Context: an optimization exercise on an open-source flow, tuned for small area. The choices shown serve that exercise and are no tape-out recipe. Only simulation tests tie the RTL to the original design; equivalence was not proved. Not every run is shown, and edits may drop behaviour that the tests do not exercise.

### Clock nets, run 1

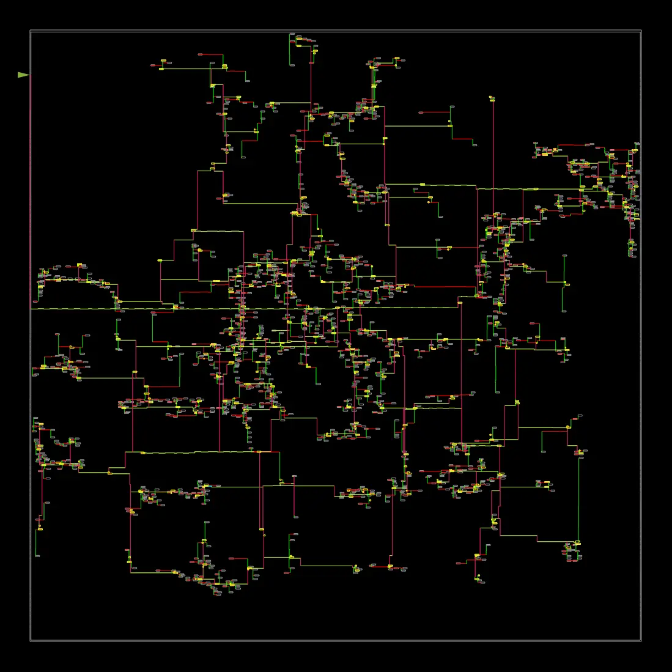
### Nets reached from selected ports, run 1

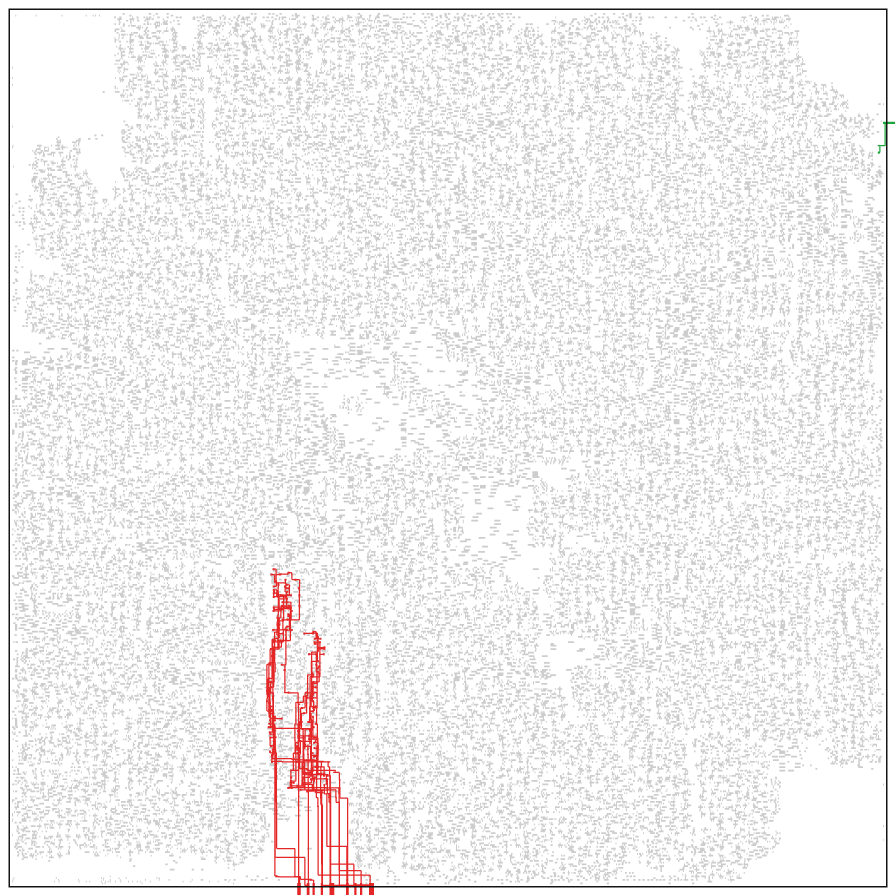
### Cell area per tile, run 1

The bar under the picture is 500 um long. The die is cut into 34 by 34 equal tiles; white is low, dark blue is high, 0 to 100% covered.
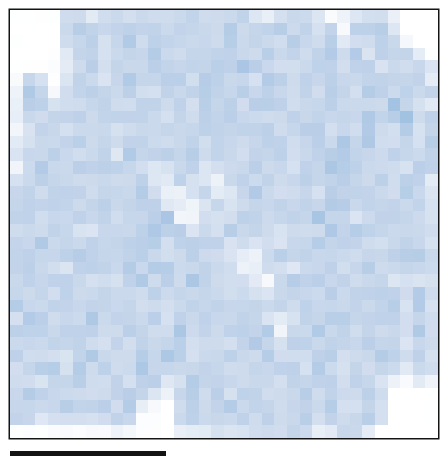
### Met2 routing, run 1

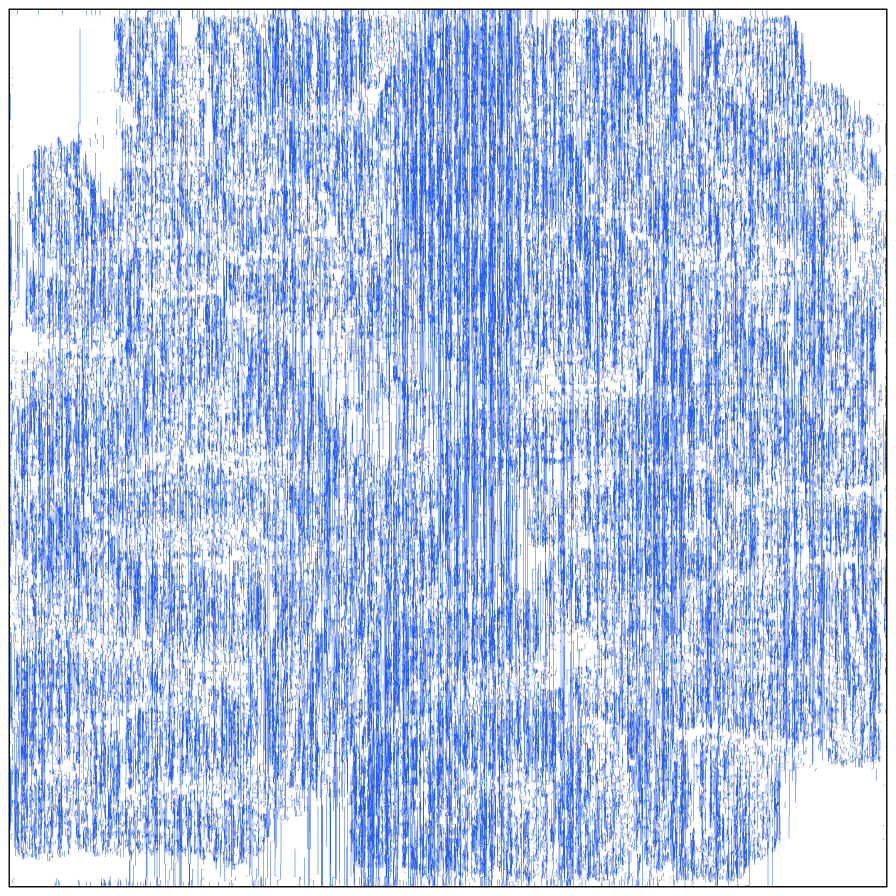
**flow/run.sh**
```bash
#!/bin/bash
# synth_recipe.tcl (not shown) runs the flow's synth.tcl, then flattens the netlist and writes it again
# the make line also repeats each setting of config.mk as NAME=value (left out here)
make -C /OpenROAD-flow-scripts/flow DESIGN_CONFIG=/design/flow/config.mk WORK_HOME=/design/flow/orfs CLKGATE_MAP_FILE= SYNTH_SCRIPT=/design/flow/synth_recipe.tcl finish
```
**flow/design.v**
```verilog
module relu_neuron #(
  parameter WIDTH = 16,
  parameter FRAC = 8
)(
    input                           clk,
    input                           rst,
    input 	signed	[WIDTH-1:0] 	input1,
    input 	signed 	[WIDTH-1:0] 	input2,
    input 	signed 	[WIDTH-1:0] 	weight1,
    input 	signed 	[WIDTH-1:0] 	weight2,
    input 	signed 	[WIDTH-1:0] 	bias,
    output 	reg signed 	[WIDTH-1:0] result
);
    wire	signed	[2*WIDTH-1:0]   mult1_full, mult2_full;
    wire 	signed	[WIDTH-1:0]     mult1_scaled, mult2_scaled;
    reg 	signed	[WIDTH-1:0]     mult1_reg, mult2_reg;
    reg     signed  [WIDTH-1:0]     bias_reg;
    wire 	signed	[WIDTH:0]       sum_partial, sum_total;
    reg     signed  [WIDTH:0]       sum_total_reg;
    assign mult1_full = input1 * weight1;
    assign mult2_full = input2 * weight2;
    assign mult1_scaled = mult1_full >>> FRAC;
    assign mult2_scaled = mult2_full >>> FRAC;
    always @(posedge clk or posedge rst) begin
        if (rst) begin
            mult1_reg <= {WIDTH{1'b0}};
            mult2_reg <= {WIDTH{1'b0}};
            bias_reg  <= {WIDTH{1'b0}};
        end else begin
            mult1_reg <= mult1_scaled;
            mult2_reg <= mult2_scaled;
            bias_reg  <= bias;
        end
    end
    assign sum_partial = mult1_reg + mult2_reg;
    assign sum_total = sum_partial + bias_reg;
    always @(posedge clk or posedge rst) begin
        if (rst) begin
            sum_total_reg <= {(WIDTH+1){1'b0}};
        end else begin
            sum_total_reg <= sum_total;
        end
    end
    always @(posedge clk or posedge rst) begin
        if (rst) begin
            result <= {WIDTH{1'b0}};
        end else begin
            result <= sum_total_reg[WIDTH] ? {WIDTH{1'b0}} : sum_total_reg[WIDTH-1:0];
        end
    end
endmodule
module sigmoid_neuron #(
  parameter WIDTH = 16,
  parameter FRAC = 8
)(
    input                           clk,
    input                           rst,
    input 	signed	[WIDTH-1:0] 	input1,
    input 	signed 	[WIDTH-1:0] 	input2,
    input 	signed	[WIDTH-1:0] 	input3,
    input 	signed 	[WIDTH-1:0] 	input4,
    input 	signed 	[WIDTH-1:0] 	weight1,
    input 	signed 	[WIDTH-1:0] 	weight2,
    input 	signed 	[WIDTH-1:0] 	weight3,
    input 	signed 	[WIDTH-1:0] 	weight4,
    input 	signed 	[WIDTH-1:0] 	bias,
    output 	reg signed 	[WIDTH-1:0] result
);
    wire	signed	[2*WIDTH-1:0]   mult1_full, mult2_full, mult3_full, mult4_full;
    wire 	signed	[WIDTH-1:0]     mult1_scaled, mult2_scaled, mult3_scaled, mult4_scaled;
    reg 	signed	[WIDTH-1:0]     mult1_reg, mult2_reg, mult3_reg, mult4_reg;
    reg     signed  [WIDTH-1:0]     bias_reg;
    wire 	signed	[WIDTH:0]       sum_partial, sum_total;
    reg     signed  [WIDTH:0]       sum_total_reg;
    wire    signed  [WIDTH-1:0]     sigmoid_out;
    assign mult1_full = input1 * weight1;
    assign mult2_full = input2 * weight2;
    assign mult3_full = input3 * weight3;
    assign mult4_full = input4 * weight4;
    assign mult1_scaled = mult1_full >>> FRAC;
    assign mult2_scaled = mult2_full >>> FRAC;
    assign mult3_scaled = mult3_full >>> FRAC;
    assign mult4_scaled = mult4_full >>> FRAC;
    always @(posedge clk or posedge rst) begin
        if (rst) begin
            mult1_reg <= {WIDTH{1'b0}};
            mult2_reg <= {WIDTH{1'b0}};
            mult3_reg <= {WIDTH{1'b0}};
            mult4_reg <= {WIDTH{1'b0}};
            bias_reg  <= {WIDTH{1'b0}};
        end else begin
            mult1_reg <= mult1_scaled;
            mult2_reg <= mult2_scaled;
            mult3_reg <= mult3_scaled;
            mult4_reg <= mult4_scaled;
            bias_reg  <= bias;
        end
    end
    assign sum_partial = mult1_reg + mult2_reg + mult3_reg + mult4_reg;
    assign sum_total = sum_partial + bias_reg;
    always @(posedge clk or posedge rst) begin
        if (rst) begin
            sum_total_reg <= {(WIDTH+1){1'b0}};
        end else begin
            sum_total_reg <= sum_total;
        end
    end
    function signed [WIDTH-1:0] sigmoid_lut;
        input signed [WIDTH:0] x;
        begin
            if (x <= -17'sd1024) begin   
                sigmoid_lut = 16'h0000;   
            end
            else if (x >= 17'sd1024) begin   
                sigmoid_lut = 16'h0100;   
            end
            else if (x <= -17'sd768) begin   
                sigmoid_lut = 16'h0005;   
            end
            else if (x <= -17'sd512) begin   
                sigmoid_lut = 16'h0012;   
            end
            else if (x <= -17'sd256) begin   
                sigmoid_lut = 16'h0049;   
            end
            else if (x <= 17'sd0) begin      
                sigmoid_lut = 16'h0080;   
            end
            else if (x <= 17'sd256) begin    
                sigmoid_lut = 16'h00B7;   
            end
            else if (x <= 17'sd512) begin    
                sigmoid_lut = 16'h00EE;   
            end
            else if (x <= 17'sd768) begin    
                sigmoid_lut = 16'h00FB;   
            end
            else begin                        
                sigmoid_lut = 16'h0100;   
            end
        end
    endfunction
    assign sigmoid_out = sigmoid_lut(sum_total_reg);
    always @(posedge clk or posedge rst) begin
        if (rst) begin
            result <= {WIDTH{1'b0}};
        end else begin
            result <= sigmoid_out;
        end
    end
endmodule
module vfr_nn #(
    parameter WIDTH = 16,
    parameter FRAC = 8
)(
    input                           clk,
    input                           rst,
    input signed    [WIDTH-1:0]     f1_input1,
    input signed    [WIDTH-1:0]     f2_input2,
    input signed    [WIDTH-1:0]     h1_w1,       
    input signed    [WIDTH-1:0]     h1_w2,       
    input signed    [WIDTH-1:0]     h1_bias,     
    input signed    [WIDTH-1:0]     h2_w1,       
    input signed    [WIDTH-1:0]     h2_w2,       
    input signed    [WIDTH-1:0]     h2_bias,     
    input signed    [WIDTH-1:0]     h3_w1,       
    input signed    [WIDTH-1:0]     h3_w2,       
    input signed    [WIDTH-1:0]     h3_bias,     
    input signed    [WIDTH-1:0]     h4_w1,       
    input signed    [WIDTH-1:0]     h4_w2,       
    input signed    [WIDTH-1:0]     h4_bias,     
    input signed    [WIDTH-1:0]     out_w11,      
    input signed    [WIDTH-1:0]     out_w12,      
    input signed    [WIDTH-1:0]     out_w13,      
    input signed    [WIDTH-1:0]     out_w14,      
    input signed    [WIDTH-1:0]     out_bias1,    
    input signed    [WIDTH-1:0]     out_w21,      
    input signed    [WIDTH-1:0]     out_w22,      
    input signed    [WIDTH-1:0]     out_w23,      
    input signed    [WIDTH-1:0]     out_w24,      
    input signed    [WIDTH-1:0]     out_bias2,    
    input signed    [WIDTH-1:0]     out_w31,      
    input signed    [WIDTH-1:0]     out_w32,      
    input signed    [WIDTH-1:0]     out_w33,      
    input signed    [WIDTH-1:0]     out_w34,      
    input signed    [WIDTH-1:0]     out_bias3,    
    input signed    [WIDTH-1:0]     out_w41,      
    input signed    [WIDTH-1:0]     out_w42,      
    input signed    [WIDTH-1:0]     out_w43,      
    input signed    [WIDTH-1:0]     out_w44,      
    input signed    [WIDTH-1:0]     out_bias4,    
    input signed    [WIDTH-1:0]     out_w51,      
    input signed    [WIDTH-1:0]     out_w52,      
    input signed    [WIDTH-1:0]     out_w53,      
    input signed    [WIDTH-1:0]     out_w54,      
    input signed    [WIDTH-1:0]     out_bias5,    
    input signed    [WIDTH-1:0]     out_w61,      
    input signed    [WIDTH-1:0]     out_w62,      
    input signed    [WIDTH-1:0]     out_w63,      
    input signed    [WIDTH-1:0]     out_w64,      
    input signed    [WIDTH-1:0]     out_bias6,    
    input signed    [WIDTH-1:0]     out_w71,      
    input signed    [WIDTH-1:0]     out_w72,      
    input signed    [WIDTH-1:0]     out_w73,      
    input signed    [WIDTH-1:0]     out_w74,      
    input signed    [WIDTH-1:0]     out_bias7,    
    input signed    [WIDTH-1:0]     out_w81,      
    input signed    [WIDTH-1:0]     out_w82,      
    input signed    [WIDTH-1:0]     out_w83,      
    input signed    [WIDTH-1:0]     out_w84,      
    input signed    [WIDTH-1:0]     out_bias8,    
    input signed    [WIDTH-1:0]     out_w91,      
    input signed    [WIDTH-1:0]     out_w92,      
    input signed    [WIDTH-1:0]     out_w93,      
    input signed    [WIDTH-1:0]     out_w94,      
    input signed    [WIDTH-1:0]     out_bias9,    
    input signed    [WIDTH-1:0]     out_w101,      
    input signed    [WIDTH-1:0]     out_w102,      
    input signed    [WIDTH-1:0]     out_w103,      
    input signed    [WIDTH-1:0]     out_w104,      
    input signed    [WIDTH-1:0]     out_bias10,    
    output signed   [WIDTH-1:0]     net_output1,
    output signed   [WIDTH-1:0]     net_output2,
    output signed   [WIDTH-1:0]     net_output3,
    output signed   [WIDTH-1:0]     net_output4,
    output signed   [WIDTH-1:0]     net_output5,
    output signed   [WIDTH-1:0]     net_output6,
    output signed   [WIDTH-1:0]     net_output7,
    output signed   [WIDTH-1:0]     net_output8,
    output signed   [WIDTH-1:0]     net_output9,
    output signed   [WIDTH-1:0]     net_output10
);
    wire signed [WIDTH-1:0] hidden1_out;
    wire signed [WIDTH-1:0] hidden2_out;
    wire signed [WIDTH-1:0] hidden3_out;
    wire signed [WIDTH-1:0] hidden4_out;
    relu_neuron #(
        .WIDTH(WIDTH),
        .FRAC(FRAC)
    ) hidden_neuron1 (
        .clk(clk),
        .rst(rst),
        .input1(f1_input1),
        .input2(f2_input2),
        .weight1(h1_w1),
        .weight2(h1_w2),
        .bias(h1_bias),
        .result(hidden1_out)
    );
    relu_neuron #(
        .WIDTH(WIDTH),
        .FRAC(FRAC)
    ) hidden_neuron2 (
        .clk(clk),
        .rst(rst),
        .input1(f1_input1),
        .input2(f2_input2),
        .weight1(h2_w1),
        .weight2(h2_w2),
        .bias(h2_bias),
        .result(hidden2_out)
    );
    relu_neuron #(
        .WIDTH(WIDTH),
        .FRAC(FRAC)
    ) hidden_neuron3 (
        .clk(clk),
        .rst(rst),
        .input1(f1_input1),
        .input2(f2_input2),
        .weight1(h3_w1),
        .weight2(h3_w2),
        .bias(h3_bias),
        .result(hidden3_out)
    );
    relu_neuron #(
        .WIDTH(WIDTH),
        .FRAC(FRAC)
    ) hidden_neuron4 (
        .clk(clk),
        .rst(rst),
        .input1(f1_input1),
        .input2(f2_input2),
        .weight1(h4_w1),
        .weight2(h4_w2),
        .bias(h4_bias),
        .result(hidden4_out)
    );
    sigmoid_neuron #(
        .WIDTH(WIDTH),
        .FRAC(FRAC)
    ) output_neuron1 (
        .clk(clk),
        .rst(rst),
        .input1(hidden1_out),
        .input2(hidden2_out),
        .input3(hidden3_out),
        .input4(hidden4_out),
        .weight1(out_w11),
        .weight2(out_w12),
        .weight3(out_w13),
        .weight4(out_w14),
        .bias(out_bias1),
        .result(net_output1)
    );
    sigmoid_neuron #(
        .WIDTH(WIDTH),
        .FRAC(FRAC)
    ) output_neuron2 (
        .clk(clk),
        .rst(rst),
        .input1(hidden1_out),
        .input2(hidden2_out),
        .input3(hidden3_out),
        .input4(hidden4_out),
        .weight1(out_w21),
        .weight2(out_w22),
        .weight3(out_w23),
        .weight4(out_w24),
        .bias(out_bias2),
        .result(net_output2)
    );
    sigmoid_neuron #(
        .WIDTH(WIDTH),
        .FRAC(FRAC)
    ) output_neuron3 (
        .clk(clk),
        .rst(rst),
        .input1(hidden1_out),
        .input2(hidden2_out),
        .input3(hidden3_out),
        .input4(hidden4_out),
        .weight1(out_w31),
        .weight2(out_w32),
        .weight3(out_w33),
        .weight4(out_w34),
        .bias(out_bias3),
        .result(net_output3)
    );
    sigmoid_neuron #(
        .WIDTH(WIDTH),
        .FRAC(FRAC)
    ) output_neuron4 (
        .clk(clk),
        .rst(rst),
        .input1(hidden1_out),
        .input2(hidden2_out),
        .input3(hidden3_out),
        .input4(hidden4_out),
        .weight1(out_w41),
        .weight2(out_w42),
        .weight3(out_w43),
        .weight4(out_w44),
        .bias(out_bias4),
        .result(net_output4)
    );
    sigmoid_neuron #(
        .WIDTH(WIDTH),
        .FRAC(FRAC)
    ) output_neuron5 (
        .clk(clk),
        .rst(rst),
        .input1(hidden1_out),
        .input2(hidden2_out),
        .input3(hidden3_out),
        .input4(hidden4_out),
        .weight1(out_w51),
        .weight2(out_w52),
        .weight3(out_w53),
        .weight4(out_w54),
        .bias(out_bias5),
        .result(net_output5)
    );
    sigmoid_neuron #(
        .WIDTH(WIDTH),
        .FRAC(FRAC)
    ) output_neuron6 (
        .clk(clk),
        .rst(rst),
        .input1(hidden1_out),
        .input2(hidden2_out),
        .input3(hidden3_out),
        .input4(hidden4_out),
        .weight1(out_w61),
        .weight2(out_w62),
        .weight3(out_w63),
        .weight4(out_w64),
        .bias(out_bias6),
        .result(net_output6)
    );
    sigmoid_neuron #(
        .WIDTH(WIDTH),
        .FRAC(FRAC)
    ) output_neuron7 (
        .clk(clk),
        .rst(rst),
        .input1(hidden1_out),
        .input2(hidden2_out),
        .input3(hidden3_out),
        .input4(hidden4_out),
        .weight1(out_w71),
        .weight2(out_w72),
        .weight3(out_w73),
        .weight4(out_w74),
        .bias(out_bias7),
        .result(net_output7)
    );
    sigmoid_neuron #(
        .WIDTH(WIDTH),
        .FRAC(FRAC)
    ) output_neuron8 (
        .clk(clk),
        .rst(rst),
        .input1(hidden1_out),
        .input2(hidden2_out),
        .input3(hidden3_out),
        .input4(hidden4_out),
        .weight1(out_w81),
        .weight2(out_w82),
        .weight3(out_w83),
        .weight4(out_w84),
        .bias(out_bias8),
        .result(net_output8)
    );
    sigmoid_neuron #(
        .WIDTH(WIDTH),
        .FRAC(FRAC)
    ) output_neuron9 (
        .clk(clk),
        .rst(rst),
        .input1(hidden1_out),
        .input2(hidden2_out),
        .input3(hidden3_out),
        .input4(hidden4_out),
        .weight1(out_w91),
        .weight2(out_w92),
        .weight3(out_w93),
        .weight4(out_w94),
        .bias(out_bias9),
        .result(net_output9)
    );
    sigmoid_neuron #(
        .WIDTH(WIDTH),
        .FRAC(FRAC)
    ) output_neuron10 (
        .clk(clk),
        .rst(rst),
        .input1(hidden1_out),
        .input2(hidden2_out),
        .input3(hidden3_out),
        .input4(hidden4_out),
        .weight1(out_w101),
        .weight2(out_w102),
        .weight3(out_w103),
        .weight4(out_w104),
        .bias(out_bias10),
        .result(net_output10)
    );
endmodule
```
**flow/constraint.sdc**
```tcl
create_clock -name core_clock -period 12.0 [get_ports {clk}]
set_input_delay 2.4000 -clock core_clock [delete_from_list [all_inputs] [get_ports {clk}]]
set_output_delay 2.4000 -clock core_clock [all_outputs]
set_load 0.01 [all_outputs]
```
**flow/config.mk**
```make
export PLATFORM = sky130hd
export DESIGN_NAME = vfr_nn
export DESIGN_NICKNAME = vfr_nn
export VERILOG_FILES = /design/flow/design.v
export SDC_FILE = /design/flow/constraint.sdc
export NUM_CORES = 4
export LEC_CHECK = 0
export CAP_MARGIN = 20
export CELL_PAD_IN_SITES_DETAIL_PLACEMENT = 2
export CELL_PAD_IN_SITES_GLOBAL_PLACEMENT = 2
export CORE_MARGIN = 2
export CORE_UTILIZATION = 22
export PLACE_DENSITY = 0.4
export SLEW_MARGIN = 20
```
==> flow_metrics.env, run 1 <==
export IMPL_status="finished clean"
export IMPL_fp_dieW_um=1373
export IMPL_multi_input_area_share=0.7044
export IMPL_crit_path_max_fanout=16
export IMPL_finalSetupTns_ps=0
export IMPL_finalCritPeriodShare=0.7441
export IMPL_cts_buffers=237
export IMPL_inv_count=11722
export IMPL_hpwl_um=1640000
export IMPL_synth_compound_area_frac=0.02562
export IMPL_path_depth=21
export IMPL_yosysUniqueCellTypes=87
export IMPL_firstDrtPassIters=7
export IMPL_synth_top_area_cell="fa_1"
export IMPL_synth_top_family_by_area="adder cells"
export IMPL_seq_share=0.07461
export IMPL_required_ps=12990
export IMPL_endpoint_kind="flip-flop"
export IMPL_critPathLaunchType="primary input"
export IMPL_drc=0
export IMPL_design_die_area_sq_um=1885000
export IMPL_grt_max_degree=107
export IMPL_ys_ff_latch=1374
export IMPL_num_antenna_cells=584
export IMPL_cts_sinks=1374
export IMPL_critPathMaxStageDelay_ps=860
export IMPL_synth_ff_type="dfrtp_1"
export IMPL_grt_usage=0.2111
export IMPL_regArea_sq_um=34640
export IMPL_rows=502
export IMPL_synth_cells=44584
export IMPL_cts_setup_buffers=0
export IMPL_nets=58811
export IMPL_stdcell_count=70451
export IMPL_worstMarginPinSlew_ps=1358
export IMPL_largest_cell_class="multi-input gates"
export IMPL_multi_input_comb_cells=29477
export IMPL_finalHoldViolCount=0
export IMPL_cts_hold_buf=0
export IMPL_gp_congestion=0.8230
export IMPL_slew_headroom=0.09207
export IMPL_root_buffer="clkbuf_16"
export IMPL_fmax_mhz=112.0
export IMPL_areaGrowthSynthToFinish_pct=12.64
export IMPL_worst_path_buf_inv=6
export IMPL_synth_avg_cell_area_sq_um=9.245
export IMPL_rrSetupSlack_ps=3490
export IMPL_cts_tree="done"
export IMPL_overflow=0
export IMPL_rsz0062_at_grt="no"
export IMPL_synth_edff_count=0
export IMPL_wire_per_inst_um=27.99
export IMPL_clk_share=0.01731
export IMPL_synthSimpleGateAreaFrac=0.1548
export IMPL_synthXorXnorAreaFrac=0.04048
export IMPL_wl_met2_um=973600
export IMPL_cp_arrival_ps=9920
export IMPL_viasPerCell=4.178
export IMPL_synthArstFlopShare=1.000
export IMPL_ant_nets=0
export IMPL_slew_viol_final=0
export IMPL_cp_startpoint="out_w33[4]"
export IMPL_grt_pass1_wl_um=2798000
export IMPL_cts_resized=0
export IMPL_synth_fa_ha_area_frac=0.5688
export IMPL_multiInputGateArea_sq_um=327000
export IMPL_num_tap_cells=24948
export IMPL_drt_initial_drc_count=11213
export IMPL_layout_commonest_cell="inv_1"
export IMPL_cpMostUsedCell="fa_1"
export IMPL_nonClkBufAreaFrac=0.03854
export IMPL_h_tree_depth=4
export IMPL_r2r_end="output_neuron3.mult1_reg[15]"
export IMPL_path_clk_slew_ps=60
export IMPL_wl_met1_um=884400
export IMPL_r2r_cells=21
export IMPL_crit_chain="clkdlybuf4s50_1, and2_1, fa_1, inv_1, fa_1, fa_1, inv_1, fa_1, fa_1, inv_1, fa_1, inv_1, ha_1, a21o_1, a21oi_1, inv_1, a31oi_1, a21oi_1, a211o_1, a31o_2, xor2_1"
export IMPL_layout_common_cells="11714 x inv_1, 9466 x fa_1, 5508 x nand2_1"
export IMPL_drive_above_1_share=0.03448
export IMPL_die_h_um=1373
export IMPL_hold_path_depth=1
export IMPL_crit_slowest_cell="clkdlybuf4s50_1"
export IMPL_maxUsedRoutingLayer="met5"
export IMPL_muxShareOfSynthArea=0.0004584
export IMPL_dp_cells=69437
export IMPL_crit_family="adder cells"
export IMPL_reg2reg_from="hidden_neuron1.result[8]"
export IMPL_clockBufferDepth=5
export IMPL_syn_area_sq_um=412200
export IMPL_crit_type="in -> reg"
export IMPL_grt_antenna_before_repair=680
export IMPL_netlist_top_cells_area="fa_1 46%, ha_1 11%, inv_1 11%, dfrtp_1 8.3%, and2_1 7.9%"
export IMPL_synth_top_area_frac=0.4598
export IMPL_grt_pass1_vias=356241
export IMPL_dr_wl_met3_um=61820
export IMPL_yosysWarnings=2
export IMPL_seq_area_frac_synth=0.08342
export IMPL_critPathCapture="output_neuron3.mult3_reg[14]"
export IMPL_final_setup_viol_count=0
Notes on 'Clock nets' above:
number of clock buffers in the layout: 302
Clock Skews: 128.5 ps
layout sequential cell count: 1374
Skew-Pair Late Insertion Delay: 1190 ps

Notes on 'Nets reached from selected ports' above:
rst -> green  # bits 1, direction input, edge east, end cells 1, buffers 1, wire 60.0 um
out_w81 -> red  # bits 16, direction input, edge south, end cells 223, buffers 23, wire 9100 um
Buffers on Ports: 1115
# IOs: 1186

Notes on 'Cell area per tile' above:
mean over tiles = 23%
fullest tile = 37%
nearly empty tiles = 5.0%
Initial Util: 0.2207
core area: 1868000 sq um
post-layout util: 0.2486

Notes on 'Met2 routing' above:
share of all routed wire = 49%
wire length on this layer = 974 mm
met2 GRT Util: 0.3698
total number of vias: 294364
Total Wirelength: 1972000 um

[run 1: metal layers]
| metal | GRT usage | vias to the layer above |
|---|---|---|
| met4 | 0.04615 | 188 |
| met3 | 0.02371 | 1318 |
| met2 | 0.3698 | 3457 |
| met5 | 0 | - |
| met1 | 0.2789 | 161274 |
| li1 | - | 128127 |
[run 1: metrics by stage]
step / worst slack [ps] / hold slack (ps) / util / instance area [sq um]
2_1_floorplan: -9410 / 436.1 / - / 412400
3_3_place_gp: 1819 / 461.7 / 0.2434 / 454700
3_5_place_dp: 1710 / 462.4 / 0.2435 / 454800
4_1_cts: 3051 / 432.2 / 0.2478 / 462800
5_1_grt: 2738 / 457.4 / 0.2483 / 463800
6_report: 3071 / 410.2 / 0.2486 / 464300
[run 1: synthesized netlist by cell type, types with 21 or more instances]
master,number
a41o_1,21
xnor2_1,1470
or3_1,54
buf_4,80
and2_1,5202
dfrtp_1,1374
a211oi_1,61
nand2_1,5508
inv_1,11715
nand3_1,172
a31oi_1,77
nand4_1,66
o21bai_1,48
ha_1,3590
nand2b_1,244
nor3_1,235
and4_1,26
fa_1,9466
a21o_1,164
nor4_1,42
buf_1,36
a2111oi_0,22
o211ai_1,22
a21oi_1,428
xor2_1,435
clkbuf_1,1953
o21ai_0,294
nor2b_1,169
nor2_1,938
o21a_1,165
and3_1,96
a21boi_0,43
or2_2,31
[run 1: worst min path at each step]
stage | start | end | slack (ps)
6_report | hidden_neuron4.sum_total_reg[6] | hidden_neuron4.result[6] | 410
5_1_grt | hidden_neuron4.sum_total_reg[6] | hidden_neuron4.result[6] | 460
4_1_cts | hidden_neuron4.sum_total_reg[6] | hidden_neuron4.result[6] | 430
3_5_place_dp | hidden_neuron4.sum_total_reg[6] | hidden_neuron4.result[6] | 460
3_3_place_gp | hidden_neuron1.sum_total_reg[11] | hidden_neuron1.result[11] | 460
2_1_floorplan | output_neuron8.sum_total_reg[16] | output_neuron8.result[8] | 440
--- run 2: outline of the changes from run 1 ---
flow/design.v: 459 -> 989 lines; modules unchanged: 0
  relu_neuron: edited, 51 -> 155 lines
  mul_rows: new, 341 lines
  add3: new, 4 lines
  add2: new, 4 lines
  booth_enc: new, 16 lines
  sigmoid_neuron: edited, 100 -> 301 lines
  vfr_nn: edited, 308 -> 168 lines
==> module relu_neuron as of run 2 <==
module relu_neuron (
    input  [7:0]  one1,
    input  [7:0]  two1,
    input  [7:0]  neg1,
    input  [7:0]  one2,
    input  [7:0]  two2,
    input  [7:0]  neg2,
    input  [15:0] weight1,
    input  [15:0] weight2,
    input  [15:0] bias,
    output [15:0] result
);
    wire [15:0] s1, c1;
    wire cl1, k1;
    mul_rows p1 (.a(weight1), .one(one1), .two(two1), .neg(neg1), .s(s1), .c(c1), .cl(cl1), .k(k1));
    wire [15:0] s2, c2;
    wire cl2, k2;
    mul_rows p2 (.a(weight2), .one(one2), .two(two2), .neg(neg2), .s(s2), .c(c2), .cl(cl2), .k(k2));
    wire n1 = ~bias[15];
    wire n2, n3;
    add2 un2 (.a(s1[0]), .b(c1[0]), .s(n2), .co(n3));
    wire n4, n5;
    add3 un4 (.a(cl1), .b(s2[0]), .c(c2[0]), .s(n4), .co(n5));
    wire n6, n7;
    add3 un6 (.a(s1[1]), .b(c1[1]), .c(s2[1]), .s(n6), .co(n7));
    wire n8, n9;
    add2 un8 (.a(c2[1]), .b(bias[1]), .s(n8), .co(n9));
    wire n10, n11;
    add3 un10 (.a(s1[2]), .b(c1[2]), .c(s2[2]), .s(n10), .co(n11));
    wire n12, n13;
    add2 un12 (.a(c2[2]), .b(bias[2]), .s(n12), .co(n13));
    wire n14, n15;
    add3 un14 (.a(s1[3]), .b(c1[3]), .c(s2[3]), .s(n14), .co(n15));
    wire n16, n17;
    add2 un16 (.a(c2[3]), .b(bias[3]), .s(n16), .co(n17));
    wire n18, n19;
    add3 un18 (.a(s1[4]), .b(c1[4]), .c(s2[4]), .s(n18), .co(n19));
    wire n20, n21;
    add2 un20 (.a(c2[4]), .b(bias[4]), .s(n20), .co(n21));
    wire n22, n23;
    add3 un22 (.a(s1[5]), .b(c1[5]), .c(s2[5]), .s(n22), .co(n23));
    wire n24, n25;
    add2 un24 (.a(c2[5]), .b(bias[5]), .s(n24), .co(n25));
    wire n26, n27;
    add3 un26 (.a(s1[6]), .b(c1[6]), .c(s2[6]), .s(n26), .co(n27));
    wire n28, n29;
    add2 un28 (.a(c2[6]), .b(bias[6]), .s(n28), .co(n29));
    wire n30, n31;
    add3 un30 (.a(s1[7]), .b(c1[7]), .c(s2[7]), .s(n30), .co(n31));
    wire n32, n33;
    add2 un32 (.a(c2[7]), .b(bias[7]), .s(n32), .co(n33));
    wire n34, n35;
    add3 un34 (.a(s1[8]), .b(c1[8]), .c(s2[8]), .s(n34), .co(n35));
    wire n36, n37;
    add2 un36 (.a(c2[8]), .b(bias[8]), .s(n36), .co(n37));
    wire n38, n39;
    add3 un38 (.a(s1[9]), .b(c1[9]), .c(s2[9]), .s(n38), .co(n39));
    wire n40, n41;
    add2 un40 (.a(c2[9]), .b(bias[9]), .s(n40), .co(n41));
    wire n42, n43;
    add3 un42 (.a(s1[10]), .b(c1[10]), .c(s2[10]), .s(n42), .co(n43));
    wire n44, n45;
    add2 un44 (.a(c2[10]), .b(bias[10]), .s(n44), .co(n45));
    wire n46, n47;
    add3 un46 (.a(s1[11]), .b(c1[11]), .c(s2[11]), .s(n46), .co(n47));
    wire n48, n49;
    add2 un48 (.a(c2[11]), .b(bias[11]), .s(n48), .co(n49));
    wire n50, n51;
    add3 un50 (.a(s1[12]), .b(c1[12]), .c(s2[12]), .s(n50), .co(n51));
    wire n52, n53;
    add2 un52 (.a(c2[12]), .b(bias[12]), .s(n52), .co(n53));
    wire n54, n55;
    add3 un54 (.a(s1[13]), .b(c1[13]), .c(s2[13]), .s(n54), .co(n55));
    wire n56, n57;
    add2 un56 (.a(c2[13]), .b(bias[13]), .s(n56), .co(n57));
    wire n58, n59;
    add3 un58 (.a(s1[14]), .b(c1[14]), .c(s2[14]), .s(n58), .co(n59));
    wire n60, n61;
    add2 un60 (.a(c2[14]), .b(bias[14]), .s(n60), .co(n61));
    wire n62, n63;
    add3 un62 (.a(s1[15]), .b(c1[15]), .c(s2[15]), .s(n62), .co(n63));
    wire n64, n65;
    add2 un64 (.a(c2[15]), .b(n1), .s(n64), .co(n65));
    wire n66, n67;
    add2 un66 (.a(cl2), .b(bias[0]), .s(n66), .co(n67));
    wire n68, n69;
    add3 un68 (.a(n3), .b(n6), .c(n8), .s(n68), .co(n69));
    wire n70, n71;
    add3 un70 (.a(n10), .b(n12), .c(n7), .s(n70), .co(n71));
    wire n72, n73;
    add3 un72 (.a(n14), .b(n16), .c(n11), .s(n72), .co(n73));
    wire n74, n75;
    add3 un74 (.a(n18), .b(n20), .c(n15), .s(n74), .co(n75));
    wire n76, n77;
    add3 un76 (.a(n22), .b(n24), .c(n19), .s(n76), .co(n77));
    wire n78, n79;
    add3 un78 (.a(n26), .b(n28), .c(n23), .s(n78), .co(n79));
    wire n80, n81;
    add3 un80 (.a(n30), .b(n32), .c(n27), .s(n80), .co(n81));
    wire n82, n83;
    add3 un82 (.a(n34), .b(n36), .c(n31), .s(n82), .co(n83));
    wire n84, n85;
    add3 un84 (.a(n38), .b(n40), .c(n35), .s(n84), .co(n85));
    wire n86, n87;
    add3 un86 (.a(n42), .b(n44), .c(n39), .s(n86), .co(n87));
    wire n88, n89;
    add3 un88 (.a(n46), .b(n48), .c(n43), .s(n88), .co(n89));
    wire n90, n91;
    add3 un90 (.a(n50), .b(n52), .c(n47), .s(n90), .co(n91));
    wire n92, n93;
    add3 un92 (.a(n54), .b(n56), .c(n51), .s(n92), .co(n93));
    wire n94, n95;
    add3 un94 (.a(n58), .b(n60), .c(n55), .s(n94), .co(n95));
    wire n96, n97;
    add3 un96 (.a(n62), .b(n64), .c(n59), .s(n96), .co(n97));
    wire n98 = k1 ^ k2 ^ n63;
    wire n99, n100;
    add2 un99 (.a(n2), .b(n4), .s(n99), .co(n100));
    wire n101, n102;
    add3 un101 (.a(n5), .b(n68), .c(n67), .s(n101), .co(n102));
    wire n103, n104;
    add3 un103 (.a(n9), .b(n70), .c(n69), .s(n103), .co(n104));
    wire n105, n106;
    add3 un105 (.a(n13), .b(n72), .c(n71), .s(n105), .co(n106));
    wire n107, n108;
    add3 un107 (.a(n17), .b(n74), .c(n73), .s(n107), .co(n108));
    wire n109, n110;
    add3 un109 (.a(n21), .b(n76), .c(n75), .s(n109), .co(n110));
    wire n111, n112;
    add3 un111 (.a(n25), .b(n78), .c(n77), .s(n111), .co(n112));
    wire n113, n114;
    add3 un113 (.a(n29), .b(n80), .c(n79), .s(n113), .co(n114));
    wire n115, n116;
    add3 un115 (.a(n33), .b(n82), .c(n81), .s(n115), .co(n116));
    wire n117, n118;
    add3 un117 (.a(n37), .b(n84), .c(n83), .s(n117), .co(n118));
    wire n119, n120;
    add3 un119 (.a(n41), .b(n86), .c(n85), .s(n119), .co(n120));
    wire n121, n122;
    add3 un121 (.a(n45), .b(n88), .c(n87), .s(n121), .co(n122));
    wire n123, n124;
    add3 un123 (.a(n49), .b(n90), .c(n89), .s(n123), .co(n124));
    wire n125, n126;
    add3 un125 (.a(n53), .b(n92), .c(n91), .s(n125), .co(n126));
    wire n127, n128;
    add3 un127 (.a(n57), .b(n94), .c(n93), .s(n127), .co(n128));
    wire n129, n130;
    add3 un129 (.a(n61), .b(n96), .c(n95), .s(n129), .co(n130));
    wire n131 = n65 ^ n98 ^ n97;
    wire [16:0] q0 = {n131, n129, n127, n125, n123, n121, n119, n117, n115, n113, n111, n109, n107, n105, n103, n101, n66};
    wire [16:0] q1 = {n130, n128, n126, n124, n122, n120, n118, n116, n114, n112, n110, n108, n106, n104, n102, n100, n99};
    wire [16:0] xs = q0 + q1 + 17'h08000;
    wire [16:0] x = xs;
    assign result = x[16] ? 16'd0 : x[15:0];
endmodule
==> module add2 as of run 2 <==
module add2 (input a, input b, output s, output co);
    assign s = a ^ b;
    assign co = a & b;
endmodule
==> module booth_enc as of run 2 <==
module booth_enc (
    input  [15:0] b,
    output [7:0]  one,
    output [7:0]  two,
    output [7:0]  neg
);
    wire [16:0] bx = {b, 1'b0};
    genvar k;
    generate
        for (k = 0; k < 8; k = k + 1) begin : dig
            assign one[k] = bx[2*k+1] ^ bx[2*k];
            assign two[k] = (bx[2*k+2] & ~bx[2*k+1] & ~bx[2*k]) | (~bx[2*k+2] & bx[2*k+1] & bx[2*k]);
            assign neg[k] = bx[2*k+2];
        end
    endgenerate
endmodule
==> module add3 as of run 2 <==
module add3 (input a, input b, input c, output s, output co);
    assign s = (a ^ b) ^ c;
    assign co = (b & c) | (a & (b | c));
endmodule
==> flow/config.mk (replaced) <==
export PLATFORM = sky130hd
export DESIGN_NAME = vfr_nn
export DESIGN_NICKNAME = vfr_nn
export VERILOG_FILES = /design/flow/design.v
export SDC_FILE = /design/flow/constraint.sdc
export NUM_CORES = 4
export LEC_CHECK = 0
export CAP_MARGIN = 20
export CELL_PAD_IN_SITES_DETAIL_PLACEMENT = 0
export CELL_PAD_IN_SITES_GLOBAL_PLACEMENT = 0
export CORE_MARGIN = 2
export CORE_UTILIZATION = 50
export PLACE_DENSITY = 0.6
export SLEW_MARGIN = 20
export SYNTH_HIERARCHICAL = 1
export SYNTH_MINIMUM_KEEP_SIZE = 0
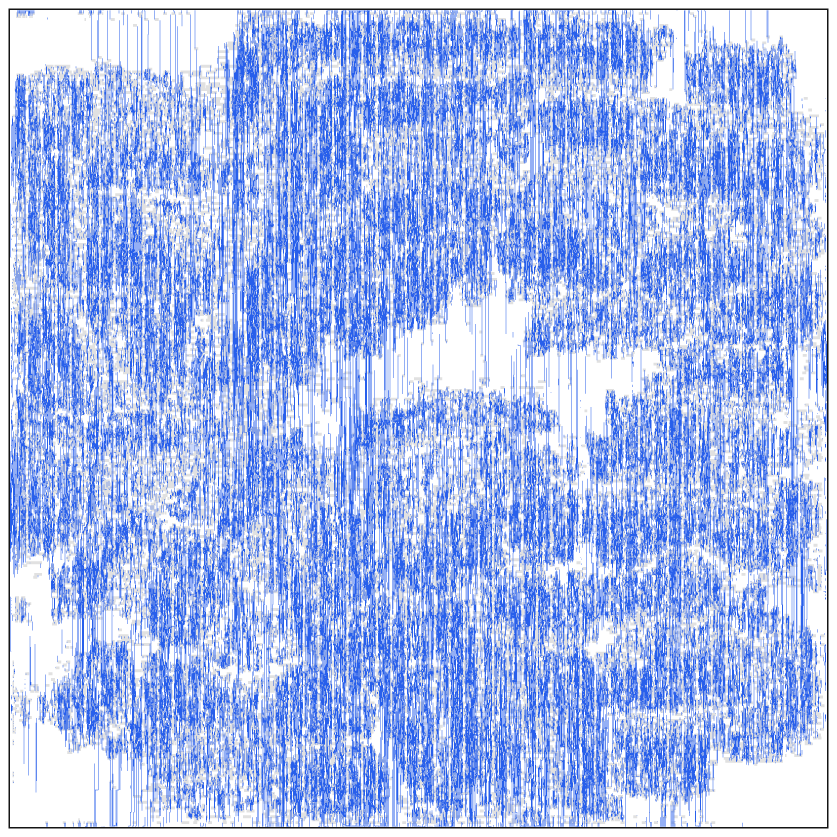
*Met2 routing, run 2*
total number of vias: 225134
Total Wirelength: 1068000 um

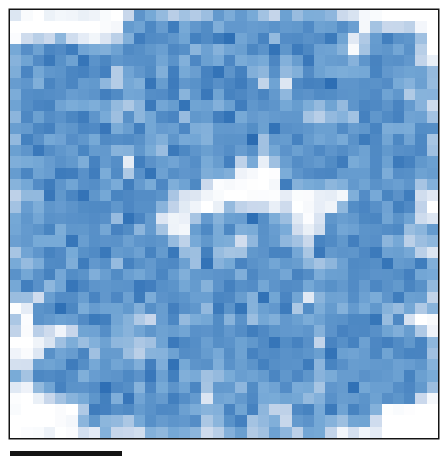
*Cell area per tile, run 2*
The bar under the picture is 200 um long. The die is cut into 38 by 38 equal tiles; white is low, dark blue is high, 0 to 100% covered.
fullest tile = 76%
nearly empty tiles = 4.6%
tiles over 75% full = 0.10%
mean over tiles = 49%
Initial Util: 0.5010
post-layout util: 0.5178
core area: 571800 sq um

==> run 2 against run 1 <==
Area after synthesis shrank 30%. Worst setup slack got worse by 2400 ps. Largest cell class unchanged. Critical path depth increased by 13. Final cell count fell by 51%. Non-clock buffer count up 351. Worst hold slack got worse by 130 ps. Global-route usage grew 15 points. Critical endpoint is now code_a[10]. Still clean on timing, DRC and antenna.
==> flow_metrics.env, run 2 <==
export IMPL_finalInstanceArea_sq_um=296100
export IMPL_cts_setup_buffers=0
export IMPL_netlist_top_cells_area="fa_1 34%, xnor2_1 18%, a22oi_1 13%, ha_1 12%, buf_4 4.6%"
export IMPL_drt_initial_drc_count=27583
export IMPL_whs_ps=282.9
export IMPL_portBuffers=1115
export IMPL_critPathMaxStageDelay_ps=760
export IMPL_required_ps=12680
export IMPL_rows=278
export IMPL_ant_nets=0
export IMPL_holdCritPathClass="reg -> reg"
export IMPL_nets=35114
export IMPL_cts_buffers=44
export IMPL_cp_arrival_ps=12010
export IMPL_cts_sinks=312
export IMPL_finalSetupTns_ps=0
export IMPL_gp_congestion=0.9744
export IMPL_synth_most_common_cell="xnor2_1"
export IMPL_design_die_area_sq_um=579000
export IMPL_fin_skew_ps=90.10
export IMPL_dp_cells=33931
export IMPL_final_setup_viol_count=0
export IMPL_crit_type="in -> reg"
export IMPL_yosysWarnings=7
export IMPL_finalCritPeriodShare=0.9440
export IMPL_cpMostUsedCell="ha_1"
export IMPL_synth_top_area_frac=0.3442
export IMPL_dpl_cell_area_sq_um=294000
export IMPL_r2r_cells=29
export IMPL_layout_commonest_cell="xnor2_1"
export IMPL_layout_common_cells="5742 x xnor2_1, 5150 x a22oi_1, 4926 x fa_1"
export IMPL_h_tree_depth=2
export IMPL_grt_pass1_wl_um=1566000
export IMPL_fp_dieW_um=760.9
export IMPL_synth_top_area_cell="fa_1"
export IMPL_synth_edff_count=0
export IMPL_viasPerCell=6.579
export IMPL_overflow=0
export IMPL_pin_count=1186
export IMPL_cts_tree="done"
export IMPL_syn_area_sq_um=286500
export IMPL_endpoint_kind="flip-flop"
export IMPL_cts_resized=0
export IMPL_path_clk_slew_ps=60
export IMPL_fin_ws_ps=672.2
export IMPL_areaGrowthSynthToFinish_pct=3.364
export IMPL_clockBufferDepth=3
export IMPL_drive_above_1_share=0.06366
export IMPL_crit_slowest_cell="clkdlybuf4s50_1"
export IMPL_cts_hold_buf=0
export IMPL_finalHoldViolCount=0
export IMPL_synth_commonest_cells="5742 x xnor2_1, 5150 x a22oi_1, 4926 x fa_1"
export IMPL_min_period_ps=11330
export IMPL_hold_path_depth=0
export IMPL_top_regs="hid_a (64), hid_b (64), hid_c (64)"
export IMPL_drc=0
export IMPL_seq_area_frac_synth=0.02734
export IMPL_fmax_mhz=88.28
export IMPL_ys_ff_latch=312
export IMPL_grt_antenna_before_repair=321
export IMPL_wire_per_inst_um=31.20
export IMPL_rsz0062_at_grt="no"
export IMPL_firstDrtPassIters=10
export IMPL_grt_usage=0.3596
export IMPL_grt_max_degree=112
export IMPL_yosysUniqueCellTypes=82
export IMPL_crit_path_max_fanout=10
export IMPL_slew_viol_final=0
export IMPL_synth_ff_type="dfrtp_1"
export IMPL_critPathLaunchType="primary input"
export IMPL_synthArstFlopShare=1.000
export IMPL_slew_headroom=0.1861
export IMPL_hpwl_um=829000
export IMPL_worstMarginPinSlew_ps=1221
export IMPL_status="finished clean"
export IMPL_fillers=51752
export IMPL_grt_pass1_vias=232421
export IMPL_dpl_worst_slack_ps=89.83
export IMPL_synth_cells=28625
export IMPL_stdcell_count=34222
export IMPL_die_h_um=760.9
export IMPL_max_cap_viol_count=0
export IMPL_clk_latency_ps=790
export IMPL_synth_avg_cell_area_sq_um=10.01
export IMPL_root_buffer="clkbuf_16"
## run 2: cell types whose count changed after synthesis, moves of 575 or more
cell,previous run,this run
ha_1,3590,2744
buf_2,10,1210
fa_1,9466,4926
xnor2_1,1470,5742
dfrtp_1,1374,292
a22oi_1,3,5150
nor2_1,938,363
inv_1,11715,727
and2_1,5202,10
buf_4,80,1772
nand2_1,5508,569
## run 2: kinds of logic after synthesis
logic type	count (synthesis)	share of synthesized area
muxes	60	0.002184
buffers and inverters	5317	0.09901
DFF	312	0.02734
adders and majority gates	7670	0.4641
AOI/OAI and AO/OA	7210	0.1836
xor gates and xnor gates	6250	0.1915
other	1	0.00001309
and+or+nand+nor	1805	0.03235
## run 2: per-module statistics from Yosys (local to each module, per instance)
module | cells | cell area (sq um) | flops+latches | copies in the design
add2 | 1 | 12.51 | 0 | 1030
add3 | 1 | 20.02 | 0 | 4912
booth_enc | 38 | 264.0 | 0 | 6
mul_rows | 402 | 2985 | 0 | 48
relu_neuron | 128 | 1064 | 0 | 4
sigmoid_neuron | 205 | 1610 | 0 | 10
vfr_nn | 597 | 10010 | 312 | 1
## run 2: final timing paths
path,slack (ps),startpoint,to
worst max-delay path,670,out_w31[6],code_a[10]
worst min-delay path,280,hid_b[54],hid_c[54]
worst max register to register,830,hid_c[19],code_a[32]
worst min register to register,280,hid_b[54],hid_c[54]
max in group asynchronous,7640,rst,hid_c[27]
min in group asynchronous,2170,rst,code_a[3]
## run 2: cell type report
type                    count  area [sq um]  area share
clock buffers              55          1202    0.004061
repair buffers           2268         21930     0.07407
inverters                 727          2736    0.009241
multi-input cells       23065        251900      0.8506
flip-flops and latches    312          7968     0.02691
clock inverters            26         405.4    0.001369
diodes                    209         523.0    0.001766
well taps                7560          9459     0.03194
## run 2: worst max-delay path: cells and delay by family
kind	cells	cell delay (ps)
AO/OA/AOI/OAI	10	2450
XOR/XNOR	1	180
adder cells (fa/ha/maj)	14	4890
buffers and inverters	4	1140
multiplexers	1	270
AND/OR/NAND/NOR	4	700
## run 2: metal layers
metal  track usage  routed length, um  vias to the layer above
met3       0.09312             113900                     2382
li1              -                  -                    93431
met5             0                991                        -
met1        0.4743             418100                   115503
met2        0.5377             467100                    13654
met4        0.2022              67450                      164

==> static timing again, ports no longer ideal <==
The results above use ideal ports. As a check the final layouts listed here were re-extracted and re-timed, cells and wires unchanged. Step 1 assumes that a clkbuf_16 drives the clock port and a buf_2 every other input. Step 2 also shifts input and output timing later by t, the mid clock arrival at the registers, as if the neighbouring blocks saw the same clock. a / b / c = ideal / step 1 / step 2; a / b = the first two.
| run | shift t [ns] | slack for setup (ns) | worst setup path at the end | worst slew at a driven data input, ns |
|---|---|---|---|---|
| run 1 | 1.310 | 3.071 / 2.993 / 1.683 | input to register | 0.48 |
| run 2 | 0.866 | 0.672 / 0.580 / -0.286 | input to register | 0.44 |
With both steps, setup timing fails in run 2, where it was met with ideal ports. For run 1, which loses most, drivers alone change the setup slack by -0.078 ns; drivers and shift together by -1.388 ns.
